Source: an optimization exercise on an open RTL-to-GDS flow (aim: small area, a short achievable clock period and few clock cycles). Production flows keep margins and buffers that such runs may drop.
Where RTL was checked, it was by simulation tests only, not by an equivalence proof against the original.
Not every run is shown, and edits may drop behaviour that the tests do not exercise.
The RTL of run 2 was laid out without a check of its function.

File: design/flow/constraint.sdc
create_clock -name core_clock -period 12.0 [get_ports {clk}]
set_input_delay 2.4000 -clock core_clock [delete_from_list [all_inputs] [get_ports {clk}]]
set_output_delay 2.4000 -clock core_clock [all_outputs]
set_load 0.01 [all_outputs]
File: design/flow/run.sh
#!/bin/bash
# synth_recipe.tcl (not shown) runs the flow's synth.tcl, then flattens the netlist and writes it again
# the make line also repeats each setting of config.mk as NAME=value (left out here)
make -C /OpenROAD-flow-scripts/flow DESIGN_CONFIG=/design/flow/config.mk WORK_HOME=/design/flow/orfs CLKGATE_MAP_FILE= SYNTH_SCRIPT=/design/flow/synth_recipe.tcl finish
File: design/flow/design.v
module comp2_gt
    #(parameter
        DW = 32
    )
    (
        i_a, 
        i_b,
        o_a_gt_b
    );
    input [DW-1:0] i_a, 
                   i_b;
    output o_a_gt_b;
    assign o_a_gt_b = i_a > i_b;
endmodule
module Conv1d
    #(parameter
        DW = 32,
        in_ch = 1,
        size_k = 3, 
        stride = 1,
        MaxPool = 2
    )
    (
        clk,
        RSTn,
        i_EN_w,
        i_EN_c,
        o_busy,
        i_data,
        i_stb_in,
        o_ack_in,
        o_data,
        o_stb_out,
        i_ack_out
    );
    input clk,
          RSTn;
    input i_EN_w,
          i_EN_c;
    output o_busy;
    input [DW*in_ch-1:0] i_data;
    input i_stb_in;
    output o_ack_in;
    output [DW*MaxPool-1:0] o_data;
    output o_stb_out;
    input i_ack_out;
    reg r_ack_in;
    assign o_ack_in = r_ack_in;
    reg [DW-1:0] arr_weight[0:in_ch-1][0:size_k-1];
    reg [DW-1:0] arr_data[0:in_ch-1][0:(size_k-1)+(stride*(MaxPool-1))];
    reg [DW-1:0] arr_mult[0:MaxPool-1][0:in_ch-1][0:size_k-1];
    reg [31:0] cnt_arr;
    reg [DW-1:0] r_conv[0:MaxPool-1];
    reg [DW*MaxPool-1:0] r_data;
    assign o_data = r_data;
    reg r_stb_out;
    assign o_stb_out = r_stb_out;
    wire [DW-1:0] arr_sum[0:MaxPool-1][0:in_ch-1][1:size_k-1];
    genvar m, n, o;
    generate
        for (m = 0; m < MaxPool; m = m+1) begin : gen_sum
            for (n = 0; n < in_ch; n = n+1) begin
                assign arr_sum[m][n][1] = arr_mult[m][n][1] + arr_mult[m][n][0];
                for (o = 2; o < size_k; o = o+1) begin
                    assign arr_sum[m][n][o] = arr_sum[m][n][o-1] + arr_mult[m][n][o];
                end
            end
        end
    endgenerate
    reg [2:0] state;
    localparam IDLE = 3'b000,
               LOAD = 3'b110,
               DATA = 3'b111,
               MULT = 3'b100,
               ADD  = 3'b101,
               WAIT = 3'b001;
    integer i, j, k;
    always @(posedge clk, negedge RSTn)
        if (!RSTn) begin
            state <= IDLE;
            r_ack_in <= 0;
            for (i = 0; i < in_ch; i = i+1) begin
                for (j = 0; j < size_k; j = j+1) begin
                    arr_weight[i][j] <= 0;
                    for (k = 0; k < MaxPool; k = k+1) begin 
                        arr_mult[k][i][j] <= 0;
                    end
                end
                for (j = 0; j < size_k+(stride*(MaxPool-1)); j = j+1) begin
                    arr_data[i][j] <= 0;
                end
            end
            for (i = 0; i < MaxPool; i = i+1) begin
                r_conv[i] <= 0;
            end
            r_data <= 0;
            r_stb_out <= 0;
            cnt_arr <= 0;
        end
        else begin
            case (state)
                IDLE : begin
                    r_ack_in <= 0;
                    for (i = 0; i < MaxPool; i = i+1) begin
                        for (j = 0; j < in_ch; j = j+1) begin
                            for (k = 0; k < size_k; k = k+1) begin 
                                arr_mult[i][j][k] <= 0;
                            end
                        end
                    end
                    for (i = 0; i < MaxPool; i = i+1) begin
                        r_conv[i] <= 0;
                    end
                    cnt_arr <= 0;
                    case ({i_EN_w, i_EN_c})
                        2'b10 :
                            state <= LOAD;
                        2'b01 :
                            state <= DATA;
                        default :
                            state <= IDLE;
                    endcase
                end
                LOAD : begin
                    r_ack_in <= 1;
                    if (i_stb_in && o_ack_in) begin
                        r_ack_in <= 0;
                        for (i = 0; i < in_ch; i = i+1) begin
                            for (j = 0; j < size_k-1; j = j+1) begin
                                arr_weight[i][j+1] <= arr_weight[i][j];
                            end
                            arr_weight[i][0] <= i_data[i*DW +: DW];
                        end
                        if (cnt_arr == size_k-1)
                            state <= IDLE;
                        else begin
                            state <= LOAD;
                            cnt_arr <= cnt_arr+1;
                        end
                    end
                end
                DATA : begin
                    r_ack_in <= 1;
                    if (i_stb_in && o_ack_in) begin
                        r_ack_in <= 0;
                        for (i = 0; i < in_ch; i = i+1) begin
                            for (j = 0; j < (size_k-1)+(stride*(MaxPool-1)); j = j+1) begin
                                arr_data[i][j+1] <= arr_data[i][j];
                            end
                            arr_data[i][0] <= i_data[i*DW +: DW];
                        end
                        if (cnt_arr == MaxPool-1) begin
                            state <= MULT;
                            cnt_arr <= 0;
                        end
                        else begin
                            state <= DATA;
                            cnt_arr <= cnt_arr+1;
                        end
                    end
                end
                MULT : begin
                    state <= ADD;
                    r_ack_in <= 0;
                    for (i = 0; i < MaxPool; i = i+1) begin
                        for (j = 0; j < in_ch; j = j+1) begin
                            for (k = 0; k < size_k; k = k+1) begin 
                                arr_mult[i][j][k] <= arr_data[j][(i*stride)+k] * arr_weight[j][k];
                            end
                        end
                    end
                end
                ADD : begin
                    r_ack_in <= 0;
                    for (i = 0; i < MaxPool; i = i+1)
                        r_conv[i] <= r_conv[i] + arr_sum[i][cnt_arr][size_k-1];
                    if (cnt_arr == in_ch-1) begin
                        state <= WAIT;
                        cnt_arr <= 0;
                    end
                    else begin
                        state <= ADD;
                        cnt_arr <= cnt_arr+1;
                    end
                end
                WAIT : begin
                    r_ack_in <= 0;
                    if (!o_stb_out) begin
                        state <= IDLE;
                        for (i = 0; i < MaxPool; i = i+1)
                            r_data[i*DW +: DW] <= r_conv[i];
                        r_stb_out <= 1;
                    end
                    else
                        state <= WAIT;
                end
            endcase
            if (o_stb_out && i_ack_out)
                r_stb_out <= 0;
        end
        assign o_busy = |state;
endmodule
module layer_1
    #(parameter
        DW = 32,
        in_ch = 1,
        out_ch = 2
    )
    (
        clk,
        RSTn,
        i_EN_w,
        i_EN_c,
        o_busy,
        i_data,
        i_stb_in,
        o_ack_in,
        o_data,
        o_stb_out,
        i_ack_out
    );
    input clk,
          RSTn;
    input i_EN_w, 
          i_EN_c;
    output o_busy;
    input [DW*in_ch-1:0] i_data;
    input i_stb_in;
    output o_ack_in;
    output [DW*out_ch-1:0] o_data;
    output o_stb_out;
    input i_ack_out;
    localparam size_k = 3, 
               stride = 1,
               MaxPool = 2;
    reg [DW-1:0] r_bias[0:out_ch-1];
    reg r_ack_w;
    reg r_EN_w;
    reg [31:0] cnt_arr;
    reg [1:0] state;
    localparam IDLE = 2'b00,
               BIAS = 2'b10,
               LOAD = 2'b01;
    integer i;
    always @(posedge clk, negedge RSTn)
        if (!RSTn) begin
            state <= IDLE;
            r_ack_w <= 0;
            r_EN_w <= 0;
            cnt_arr <= 0;
            for (i = 0; i < out_ch; i = i+1)
                r_bias[i] <= 0;
        end
        else begin
            case (state)
                IDLE : begin
                    r_ack_w <= 0;
                    r_EN_w <= 0;
                    cnt_arr <= 0;
                    if (i_EN_w)
                        state <= BIAS;
                    else 
                        state <= IDLE;
                end
                BIAS : begin
                    r_ack_w <= 1;
                    r_EN_w <= 0;
                    if (i_stb_in && o_ack_in) begin
                        r_ack_w <= 0;
                        for (i = 0; i < in_ch; i = i+1)
                            r_bias[(in_ch*cnt_arr)+i] <= i_data[i*DW +: DW];
                        if (cnt_arr == (out_ch/in_ch)-1) begin
                            state <= LOAD;
                            r_EN_w <= 1;
                            cnt_arr <= 0;
                        end
                        else begin
                            state <= BIAS;
                            cnt_arr <= cnt_arr+1;
                        end
                    end
                end
                LOAD : begin
                    r_ack_w <= 0;
                    r_EN_w <= 1;
                    if (i_stb_in && o_ack_in) begin
                        if (cnt_arr == size_k*out_ch-1) begin
                            state <= IDLE;
                            r_EN_w <= 0;
                        end
                        else begin
                            state <= LOAD;
                            cnt_arr <= cnt_arr+1;
                        end
                    end
                end
            endcase
        end
    wire [out_ch-1:0] w_EN_w;
    wire [out_ch-1:0] w_busy;
    wire [out_ch-1:0] w_ack_in;
    wire [DW-1:0] w_conv[0:MaxPool-1][0:out_ch-1];
    wire [DW-1:0] w_max[0:out_ch-1];
    wire [DW-1:0] w_data[0:out_ch-1];
    wire [out_ch-1:0] w_stb_out;
    wire [out_ch-1:0] o_gt_z;
    genvar m;
    generate
        for (m = 0; m < out_ch; m = m + 1) begin : gen_Conv
            assign w_EN_w[m] = r_EN_w && ((cnt_arr/size_k)==m);
            assign w_max[m] = o_gt_z[m] ? w_conv[1][m] : w_conv[0][m];
            assign w_data[m] = w_max[m] + r_bias[m];
            assign o_data[m*DW +: DW] = w_data[m];
            Conv1d
            #(
                .DW(DW),
                .in_ch(in_ch)
            )
            Conv
            (
                .clk(clk),
                .RSTn(RSTn),
                .i_EN_w(w_EN_w[m]),
                .i_EN_c(i_EN_c),
                .o_busy(w_busy[m]),
                .i_data(i_data),
                .i_stb_in(i_stb_in),
                .o_ack_in(w_ack_in[m]),
                .o_data({w_conv[1][m], w_conv[0][m]}),
                .o_stb_out(w_stb_out[m]),
                .i_ack_out(i_ack_out)
            );
            comp2_gt
            #(
                .DW(DW)
            )
            comp
            (
                .i_a(w_conv[1][m]), 
                .i_b(w_conv[0][m]),
                .o_a_gt_b(o_gt_z[m])
            );
        end
    endgenerate
    assign o_busy = (|w_busy) | (|state);
    assign o_ack_in = (state[1] && r_ack_w) | (|w_ack_in);
    assign o_stb_out = &w_stb_out;
endmodule
File: design/flow/config.mk
export PLATFORM = sky130hd
export DESIGN_NAME = layer_1
export DESIGN_NICKNAME = layer_1
export VERILOG_FILES = /design/flow/design.v
export SDC_FILE = /design/flow/constraint.sdc
export NUM_CORES = 8
export LEC_CHECK = 0
export CAP_MARGIN = 20
export CORE_MARGIN = 2
export CORE_UTILIZATION = 45
export SLEW_MARGIN = 20
Figure 1. M3 wires (run 1).
Scale: 1 px per um.
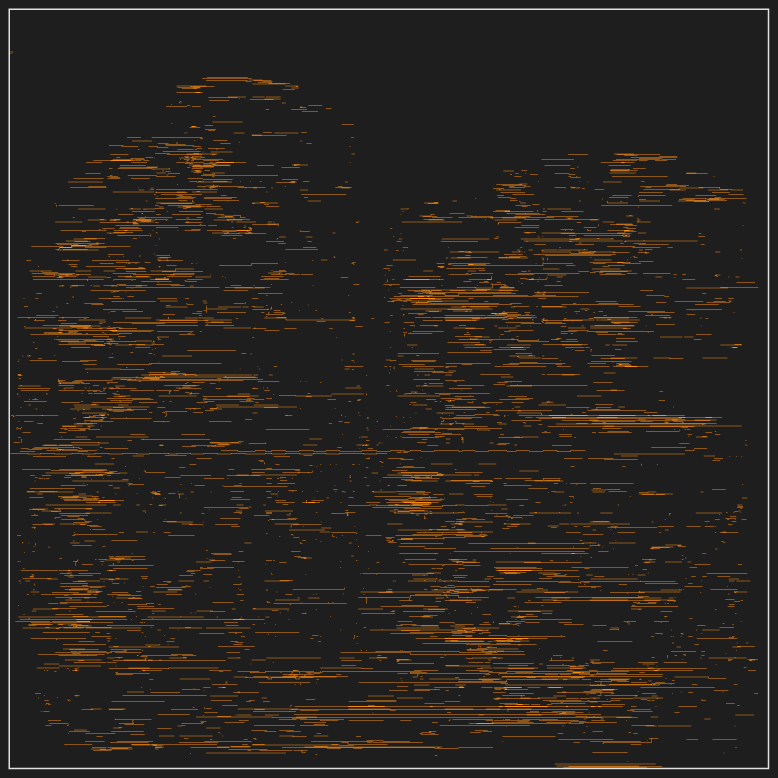
longest straight run: 330 um
main direction: horizontal
nets with wire on the layer: 1413
wire length on this layer: 56.3 mm
share of all routed wire: 6.9%
routed wire length: 812000 um
vias post-DR: 191479
met3 Usage GRT: 0.0427

Figure 2. Signal wires on met4 (run 1).
Scale: 1 px per um.
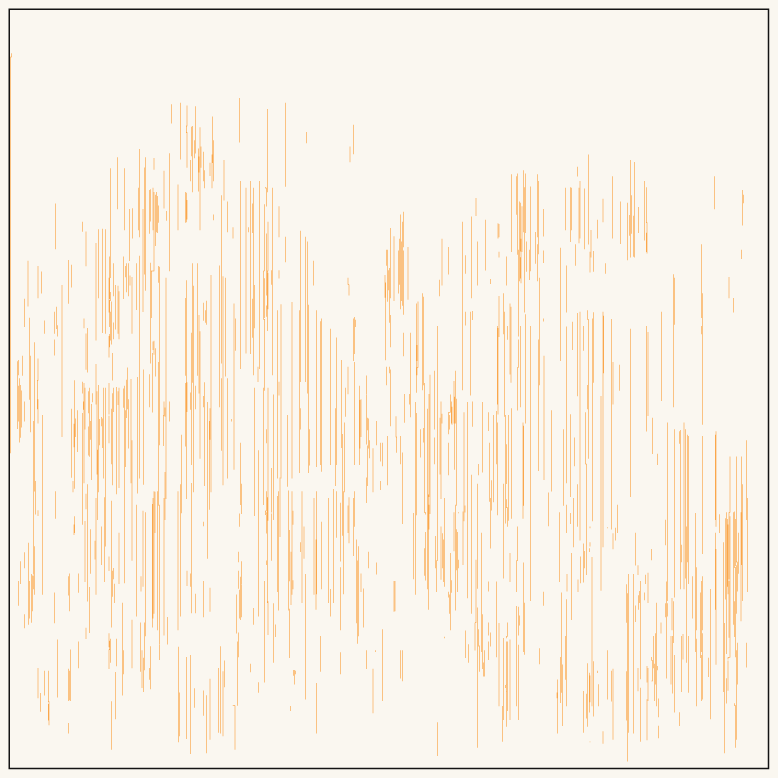
share of all routed wire: 6.1%
main direction: vertical
longest straight run: 396 um
nets with wire on the layer: 548

Figure 3. Met2 routing (run 1).
Scale: 1 px per um.
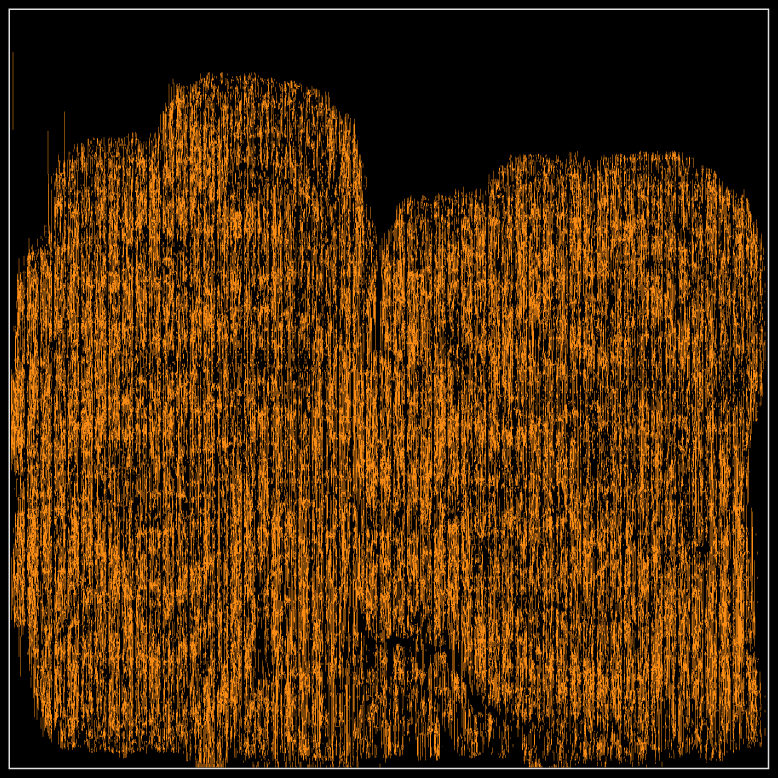
main direction: vertical
wire length on this layer: 389 mm
longest straight run: 173 um
met2 Usage GRT: 0.485

Figure 4. Met1 routing (run 1).
Scale: 1 px per um.
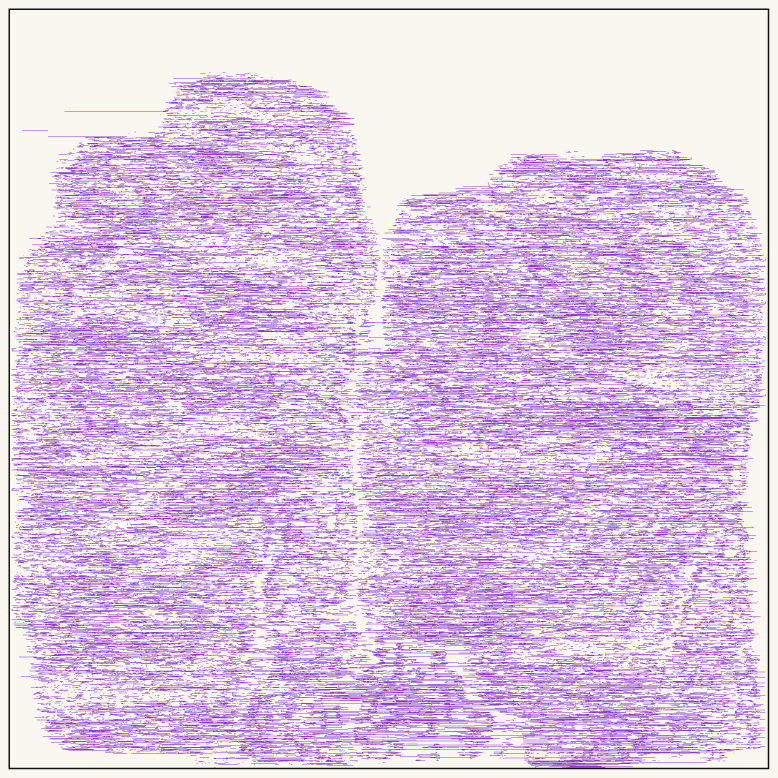
share of all routed wire: 39%
longest straight run: 133 um

==> run summary, run 1 <==
- Status: timing/DRC/antenna clean
- Sequential fraction of the synthesis area: 0.124
- FF+latch count: 1262
- Skew final: 0.109 ns
- Max reg flops: 384
- Starting DRT DRC Count: 13495
- Top_reg_cell synth: dfrtp_1
- Cells after Synth: 28860
- Cell family contributing the most delay on the critical path: compound AO/OA/AOI/OAI gates
- Synth top area share: 0.384
- Clock-cell share: 0.0219
- Setup TNS: 0 ns
- Tapcell count: 7506
- DIE AREA: 574000 um^2
- Yosys warns: 8
- DR top layer: met5
- Worst-path clk slew: 0.06 ns
- Share of cells above drive strength 1: 0.0631
- Global route hottest layer: met2
- Multi-Input Combinational: 19692
- Core outline area: 565000 um^2
- WL met1: 317000 um
- Hold Buf Count CTS: 0
- Setup crit start kind: flop
- Antenna violations before repair: 51
- Inst Count DP: 35311
- Ys async rst share: 1.00
- Inserted Clock Buffers: 171
- Slowest CP cell: clkdlybuf4s50_1
- Register area: 31800 um^2
- Final hold slack: 0.479 ns
- Largest family of logic cells by synthesized area: adder cells
- Sequential share of cell area: 0.118
- Setup Viol. Count Final: 0
- CP endpoint kind: output pin
- Top-count cell post-synth: inv_1
- Ports: 105
- Signal buffers: 613
- ANT nets after route: 0
- Global-route wire length before repair: 1260000 um
- Period utilisation layout: 0.952
- Synth area leaders: fa_1 (38%), dfrtp_1 (12%), ha_1 (9.8%)
- Buffering overhead: 0.0186
- Multi-input gate share of the layout cell area: 0.720
- Post-DP HPWL: 606000 um
- R2r endpoint: gen_Conv[0].Conv.state[2]
- Slew at the pin closest to its max-slew limit: 1.19 ns
- Critical Path Max Stage Delay: 0.54 ns
- Die width: 758 um
- Worst EP arrival: 9.02 ns
- Synth Area in Simple Gates: 0.146
- Routed WL per cell: 22.8 um
- Worst r2r src: cnt_arr[26]
- Hold EP: gen_Conv[0].Conv.arr_mult[0][2]
- Drt pass-1 iters: 8
Testbench counts for the RTL of run 1, summed over its fixed seeds: cycles 24,072.
run 1: through the flow:
stage               instance area (um^2)  setup slack [ns]
finish                            270000             0.575
global route                      270000           -0.0125
CTS                               270000            0.0125
detailed placement                264000             0.386
global placement                  264000             0.480
floorplan                         256000              1.41
run 1: worst max path at each step:
stage                                     startpoint                   endpoint  slack [ns]  cells after the start
after floorplan           gen_Conv[1].Conv.r_data[1]                 o_data[62]        1.41                     49
after detailed placement                 cnt_arr[26]  gen_Conv[0].Conv.state[2]        0.39                     47
after CTS                 gen_Conv[1].Conv.r_data[1]                 o_data[63]        0.01                     47
after global routing      gen_Conv[0].Conv.r_data[1]                 o_data[29]       -0.01                     46
after global placement    gen_Conv[1].Conv.r_data[1]                 o_data[62]        0.48                     48
final                     gen_Conv[0].Conv.r_data[1]                 o_data[29]        0.58                     46
Figure 5. Routing congestion (run 1).
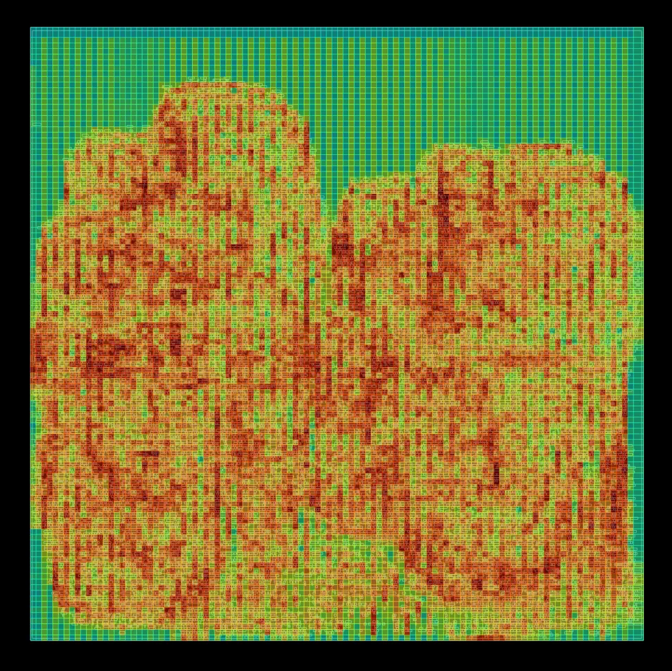

## Run 2: large edit since run 1, in outline
design/flow/design.v: 348 -> 4314 lines; modules unchanged: 0
  comp2_gt: edited, 14 -> 11 lines
  Conv1d: edited, 188 -> 4104 lines
  layer_1: edited, 146 -> 199 lines
==> module layer_1 as of run 2 <==
module layer_1
    (
        input         clk,
        input         RSTn,
        input         i_EN_w,
        input         i_EN_c,
        output        o_busy,
        input  [31:0] i_data,
        input         i_stb_in,
        output        o_ack_in,
        output [63:0] o_data,
        output        o_stb_out,
        input         i_ack_out
    );
    function [3*17-1:0] benc;
        input [32:0] x;
        input integer n;
        integer i;
        reg b2, b1, b0;
        begin
            benc = 0;
            for (i = 0; i < 17; i = i + 1) begin
                b2 = x[(2*i+1 < n) ? 2*i+1 : n-1];
                b1 = (2*i < n) ? x[2*i] : x[n-1];
                b0 = (i == 0) ? 1'b0 : x[2*i-1];
                benc[i]      = b1 ^ b0;
                benc[17 + i] = (b2 & ~b1 & ~b0) | (~b2 & b1 & b0);
                benc[34 + i] = b2;
            end
        end
    endfunction
    reg r_ph;
    always @(posedge clk or negedge RSTn)
        if (!RSTn) r_ph <= 1'b0;
        else       r_ph <= ~r_ph;
    reg        r_ack;         
    reg        r_busy;        
    reg  [2:0] r_lcnt;        
    reg        r_par;         
    reg  [1:0] r_nout;        
    reg        r_stb;
    reg        r_lv;          
    reg  [2:0] r_lidx;        
    wire xfer    = i_stb_in & r_ack;
    wire ld_word = xfer & (r_busy | i_EN_w);
    wire smp     = xfer & i_EN_c & ~r_busy;
    wire smp_a   = smp & ~r_par;           
    wire pair    = smp &  r_par;           
    wire take    = r_stb & i_ack_out;
    wire [1:0] nout_next = r_nout + pair - take;
    wire par_next = r_par ^ smp;
    function lch;
        input [2:0] k;
        lch = (k == 3'd1) | (k > 3'd4);
    endfunction
    wire do_ld   = r_lv & (r_ph == lch(r_lidx));
    wire lv_next = ld_word | (r_lv & ~do_ld);
    wire [2:0] lidx_next = ld_word ? r_lcnt : r_lidx;
    wire do_ld_next = lv_next & (~r_ph == lch(lidx_next));
    always @(posedge clk or negedge RSTn)
        if (!RSTn) begin
            r_ack  <= 1'b1;
            r_busy <= 1'b0;
            r_lcnt <= 3'd0;
            r_par  <= 1'b0;
            r_nout <= 2'd0;
            r_lv   <= 1'b0;
            r_lidx <= 3'd0;
        end else begin
            r_nout <= nout_next;
            r_par  <= par_next;
            r_lv   <= lv_next;
            r_lidx <= lidx_next;
            r_ack  <= (~par_next | (nout_next != 2'd3)) & (~lv_next | do_ld_next);
            if (i_EN_w)
                r_busy <= 1'b1;
            if (ld_word)
                r_lcnt <= r_lcnt + 3'd1;
            if (do_ld && r_lidx == 3'd7)
                r_busy <= 1'b0;
        end
    assign o_ack_in = r_ack;
    assign o_busy   = r_busy;
    reg [31:0] r_h;
    always @(posedge clk)
        if (ld_word | smp_a)
            r_h <= i_data;
    reg        r_loaded;      
    always @(posedge clk or negedge RSTn)
        if (!RSTn)
            r_loaded <= 1'b0;
        else if (do_ld && r_lidx == 3'd7)
            r_loaded <= 1'b1;
    reg [31:0] r_b_a,  r_b_b;
    reg [31:0] r_w0_a, r_w0_b, r_w2_a, r_w2_b;
    reg [32:0] r_gp_a, r_gp_b, r_gm_a, r_gm_b;
    wire [32:0] h33 = {1'b0, r_h};
    wire        l_bias  = (r_lidx < 3'd2);
    wire        l_first = (r_lidx == 3'd2) | (r_lidx == 3'd5);
    wire        l_mid   = (r_lidx == 3'd3) | (r_lidx == 3'd6);
    wire        l_last  = (r_lidx == 3'd4) | (r_lidx == 3'd7);
    always @(posedge clk) begin
        r_b_a  <= r_b_b;
        r_w0_a <= r_w0_b;
        r_w2_a <= r_w2_b;
        r_gp_a <= r_gp_b;
        r_gm_a <= r_gm_b;
        r_b_b  <= (do_ld & l_bias)  ? r_h : r_b_a;
        r_w0_b <= (do_ld & l_first) ? r_h : r_w0_a;
        r_w2_b <= (do_ld & l_last)  ? r_h : r_w2_a;
        r_gp_b <= (do_ld & ~l_bias) ? (l_first ? h33 : r_gp_a + h33) : r_gp_a;
        r_gm_b <= (do_ld & ~l_bias) ? (l_first ? h33 : (l_mid ? r_gm_a - h33 : r_gm_a + h33)) : r_gm_a;
    end
    reg [31:0] r_p0, r_p1;         
    always @(posedge clk or negedge RSTn)
        if (!RSTn) begin
            r_p0 <= 32'd0;
            r_p1 <= 32'd0;
        end else if (pair) begin
            r_p0 <= r_h;
            r_p1 <= i_data;
        end
    wire [31:0] opA = r_p0 - r_h;                       
    wire [32:0] opB = {1'b0, r_p1} + {1'b0, r_h};       
    wire [32:0] opC = {1'b0, r_h} - {1'b0, r_p1};       
    wire [31:0] opD = r_p1 - i_data;                    
    wire [50:0] eA = benc({1'b0, opA}, 32);
    wire [50:0] eB = benc(opB, 33);
    wire [50:0] eC = benc(opC, 33);
    wire [50:0] eD = benc({1'b0, opD}, 32);
    reg [15:0] r_oneA, r_twoA, r_negA, r_oneD, r_twoD, r_negD;
    reg [16:0] r_oneB, r_twoB, r_negB, r_oneC, r_twoC, r_negC;
    always @(posedge clk)
        if (pair) begin
            r_oneA <= eA[15:0];  r_twoA <= eA[32:17]; r_negA <= eA[49:34];
            r_oneB <= eB[16:0];  r_twoB <= eB[33:17]; r_negB <= eB[50:34];
            r_oneC <= eC[16:0];  r_twoC <= eC[33:17]; r_negC <= eC[50:34];
            r_oneD <= eD[15:0];  r_twoD <= eD[32:17]; r_negD <= ~eD[49:34];    
        end
    reg v1, v2, v3, v4;
    always @(posedge clk or negedge RSTn)
        if (!RSTn) begin
            v1 <= 1'b0; v2 <= 1'b0; v3 <= 1'b0; v4 <= 1'b0;
        end else begin
            v1 <= pair; v2 <= v1; v3 <= v2; v4 <= v3;
        end
    wire [32:0] sa0, sa1, sb0, sb1;
    Conv1d mult (
        .clk(clk),
        .oneA(r_oneA), .twoA(r_twoA), .negA(r_negA),
        .oneB(r_oneB), .twoB(r_twoB), .negB(r_negB),
        .oneC(r_oneC), .twoC(r_twoC), .negC(r_negC),
        .oneD(r_oneD), .twoD(r_twoD), .negD(r_negD),
        .Y0(r_w0_a), .YP(r_gp_a), .YM(r_gm_a), .Y2(r_w2_a),
        .SA0(sa0), .SA1(sa1), .SB0(sb0), .SB1(sb1)
    );
    wire [32:0] ua = sa0 + sa1;
    wire [32:0] ub = sb0 + sb1;
    wire [32:0] ra = sa0 + sa1 + {r_b_a, 1'b0};
    wire [32:0] rb = sb0 + sb1 + {r_b_a, 1'b0};
    wire a_gt_b;
    comp2_gt #(.DW(32)) comp (.i_a(ua[32:1]), .i_b(ub[32:1]), .o_a_gt_b(a_gt_b));
    wire [31:0] res = (a_gt_b ? ra[32:1] : rb[32:1]) & {32{r_loaded}};
    reg [31:0] r_hold;             
    always @(posedge clk)
        r_hold <= res;
    wire [63:0] nr = r_ph ? {res, r_hold} : {r_hold, res};
    reg        r_s1v, r_s2v;
    reg [63:0] r_out, r_s1, r_s2;
    always @(posedge clk or negedge RSTn)
        if (!RSTn) begin
            r_stb <= 1'b0;
            r_s1v <= 1'b0;
            r_s2v <= 1'b0;
        end else if (r_stb) begin
            r_stb <= ~i_ack_out;
            r_s1v <= r_s1v | v4;
            r_s2v <= r_s2v | (r_s1v & v4);
        end else begin
            r_stb <= r_s1v | v4;
            r_s1v <= r_s1v & (r_s2v | v4);
            r_s2v <= r_s2v & v4;
        end
    always @(posedge clk)
        if (r_stb) begin
            if (!r_s1v)
                r_s1 <= nr;
            else if (!r_s2v)
                r_s2 <= nr;
        end else begin
            r_out <= r_s1v ? r_s1 : nr;
            if (r_s1v)
                r_s1 <= r_s2v ? r_s2 : nr;
            if (r_s2v)
                r_s2 <= nr;
        end
    assign o_data    = r_out;
    assign o_stb_out = r_stb;
endmodule
==> module comp2_gt as of run 2 <==
module comp2_gt
    #(parameter
        DW = 32
    )
    (
        input  [DW-1:0] i_a,
        input  [DW-1:0] i_b,
        output          o_a_gt_b
    );
    assign o_a_gt_b = i_a > i_b;
endmodule
--- a/design/flow/config.mk
+++ b/design/flow/config.mk
@@ -8,4 +8,4 @@
 export CAP_MARGIN = 20
 export CORE_MARGIN = 2
-export CORE_UTILIZATION = 45
+export CORE_UTILIZATION = 50
 export SLEW_MARGIN = 20
Figure 6. Routing congestion (run 2).
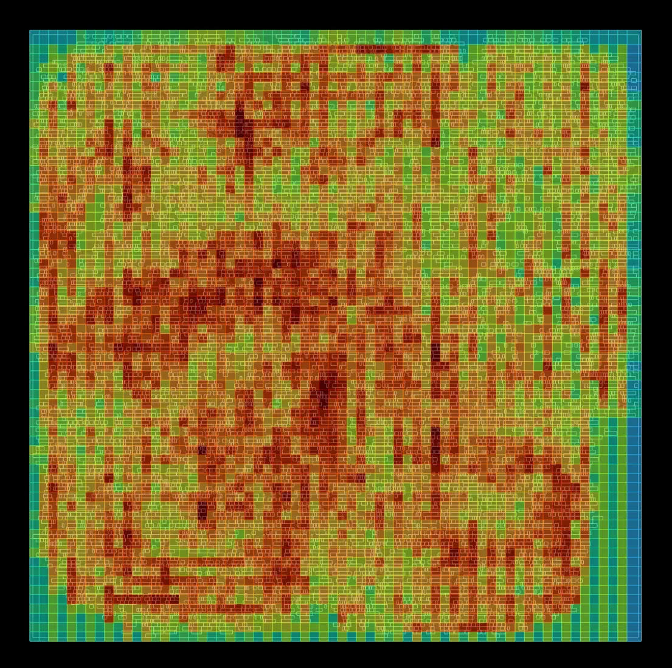
Routed WL per cell: 28.2 um
global route hottest layer: met2
Finished Core Util: 0.548

Figure 7. M3 wires (run 2).
Scale: 1 px per um.
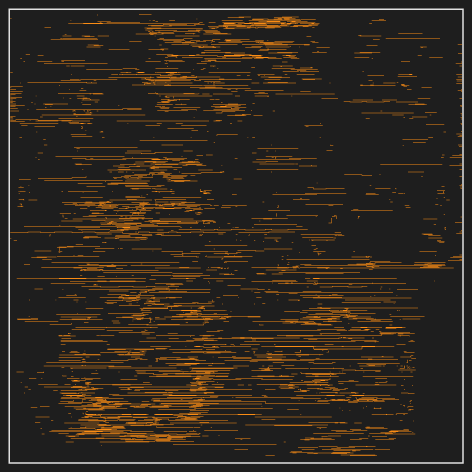
main direction: horizontal
longest straight run: 156 um

==> run summary, run 2 <==
- Status: timing/DRC/antenna clean
- Post-DP HPWL: 265000 um (-56%)
- Antenna violations before repair: 16 (-69%)
- Hold Buf Count CTS: 0 (unchanged)
- Slowest CP cell: and2_1
- Hold EP: r_b_a[19]
- CP endpoint kind: flop
- Fmax: 0.106 GHz
- Setup Viol. Count Final: 0 (unchanged)
- Drt pass-1 iters: 7 (-1)
- Met2 Usage GRT: 0.527 (+0.0412)
- Final WS setup: 2.52 ns (+1.95 ns)
- Dpl ws: 2.56 ns (+2.17 ns)
- Met3 Usage GRT: 0.0749 (+0.0322)
- Syn Nets: 11459
- Final instance area: 109000 um^2 (-60%)
- Yosys warns: 2 (-6)
- Wire length on met3: 32000 um
- DRC violations left: 0
- EDFF count, synth: 417
- DIE AREA: 204000 um^2 (-64%)
- Slew at the pin closest to its max-slew limit: 1.15 ns (-0.0356 ns)
- Worst Hold Class: reg2reg
- Register area: 30000 um^2 (-5.6%)
- Global-route wire length before repair: 520000 um (-59%)
- Fillcell total: 17542
- Ys async rst share: 0.0670 (-0.933)
- Worst-path clk slew: 0.06 ns (about the same)
- Ports: 105 (unchanged)
- Synth top area share: 0.202 (-0.183)
- Max-cap violations: 0
- Setup crit start kind: flop
- Synth Area in Adders: 0.251
- Period utilisation layout: 0.790 (-0.162)
- Setup TNS: 0 ns (unchanged)
- Inserted Clock Buffers: 151 (-12%)
- FP Rows: 164
- Synth Area in Simple Gates: 0.0612 (-0.0848)
- Starting DRT DRC Count: 9014 (-33%)
- DR top layer: met5
- Share of cells above drive strength 1: 0.0739 (+0.0108)
- Worst EP arrival: 10.06 ns (+1.04 ns)
- Commonest non-fill, non-tap cell in the layout: inv_1
- Aggregate global-route resource usage: 0.345
- Largest family of logic cells by synthesized area: adder cells
- Worst r2r src: mult.SA1[4]
- RSZ-0062 raised after global routing: false
- Placed cell areas: 104000 um^2 (-61%)
- Rel. slew slack: 0.232
- Top_reg_cell synth: dfxtp_1
- Cells after Synth: 10017 (-65%)
- Skew final: 0.0605 ns (-0.0482 ns)
- R2r endpoint: r_s1[29]
- Cell family contributing the most delay on the critical path: compound AO/OA/AOI/OAI gates
- Synth area leaders: fa_1 (20%), dfxtp_1 (15%), edfxtp_1 (12%)
- Sequential fraction of the synthesis area: 0.299 (+0.175)
- ANT nets after route: 0 (unchanged)
- Critical Path Max Stage Delay: 0.67 ns (+0.13 ns)
- Top-count cell post-synth: inv_1
- Min Tclk post-route: 9.48 ns
- WL met1: 141000 um (-55%)
- Core outline area: 200000 um^2 (-65%)
- Die Ht: 452 um
- Die width: 452 um (-40%)
Figure 8. Met1 routing (run 2).
Scale: 1 px per um.
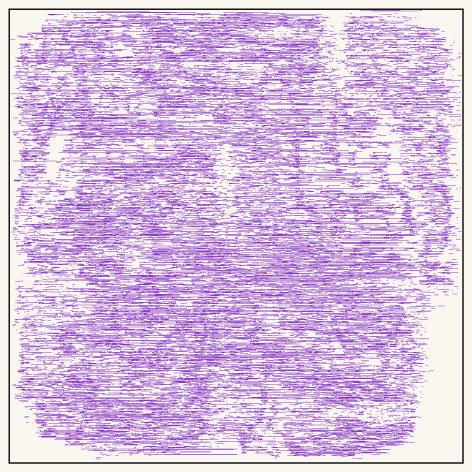
main direction: horizontal
nets with wire on the layer: 10502
share of all routed wire: 40%
wire length on this layer: 141 mm
GR met1 Demand/Resource: 0.452
routed wire length: 355000 um
vias post-DR: 75671

==> run 2: stage by stage <==
stage / hold WS (ns) / instances
after detailed placement: 0.312 / 12312
after CTS: 0.313 / 12591
after floorplan: 0.310 / 10017
final: 0.316 / 12602
after global routing: 0.320 / 12593
after global placement: 0.310 / 12312
==> run 2: worst max-delay path by stage <==
stage | startpoint | cells after the start | slack (ns) | endpoint
after floorplan | i_stb_in | 11 | 2.95 | r_ack
after global placement | mult.SA1[4] | 31 | 2.62 | r_s1[29]
after detailed placement | mult.SA1[4] | 30 | 2.56 | r_s1[29]
after CTS | mult.SA1[4] | 31 | 2.55 | r_s1[29]
after global routing | mult.SA1[4] | 30 | 1.75 | r_s1[29]
final | mult.SA1[4] | 31 | 2.52 | r_s1[29]
==> run 2: layout make-up <==
cell class	count	area share
Clock inverter	81	0.00967
Tap cell	2656	0.0304
Antenna cell	10	0.000229
Clock buffer	198	0.0389
Multi-Input combinational cell	6869	0.580
Sequential cell	1268	0.274
Timing Repair Buffer	354	0.0268
Inverter	1166	0.0400

[what the ideal ports hide]
The flow's constraints put no driver on any port. The routed layouts listed below were extracted and timed again, unchanged, in two steps. Step 1 sets driving cells, clkbuf_16 on the clock port and buf_2 on the other inputs (assumed; they add their load-dependent delay and slew). Step 2 moves the port delays by t, midway between the first and last clock arrival at a register: inputs arrive t later, outputs are due t later. That takes back most of the time a late clock gives input paths. a / b / c = no drivers / after step 1 / after step 2; a / b = the first two.
run | t, ns | slack for setup (ns) | hold WS [ns] | worst slew at a driven data input, ns
run 1 | 1.058 | 0.575 / 0.440 / 0.891 | 0.479 / 0.479 / 0.479 | 0.12
run 2 | 0.914 | 2.524 / 2.524 / 2.524 | 0.316 / 0.316 / 0.316 | 0.05
After both steps every run listed still meets setup and hold.
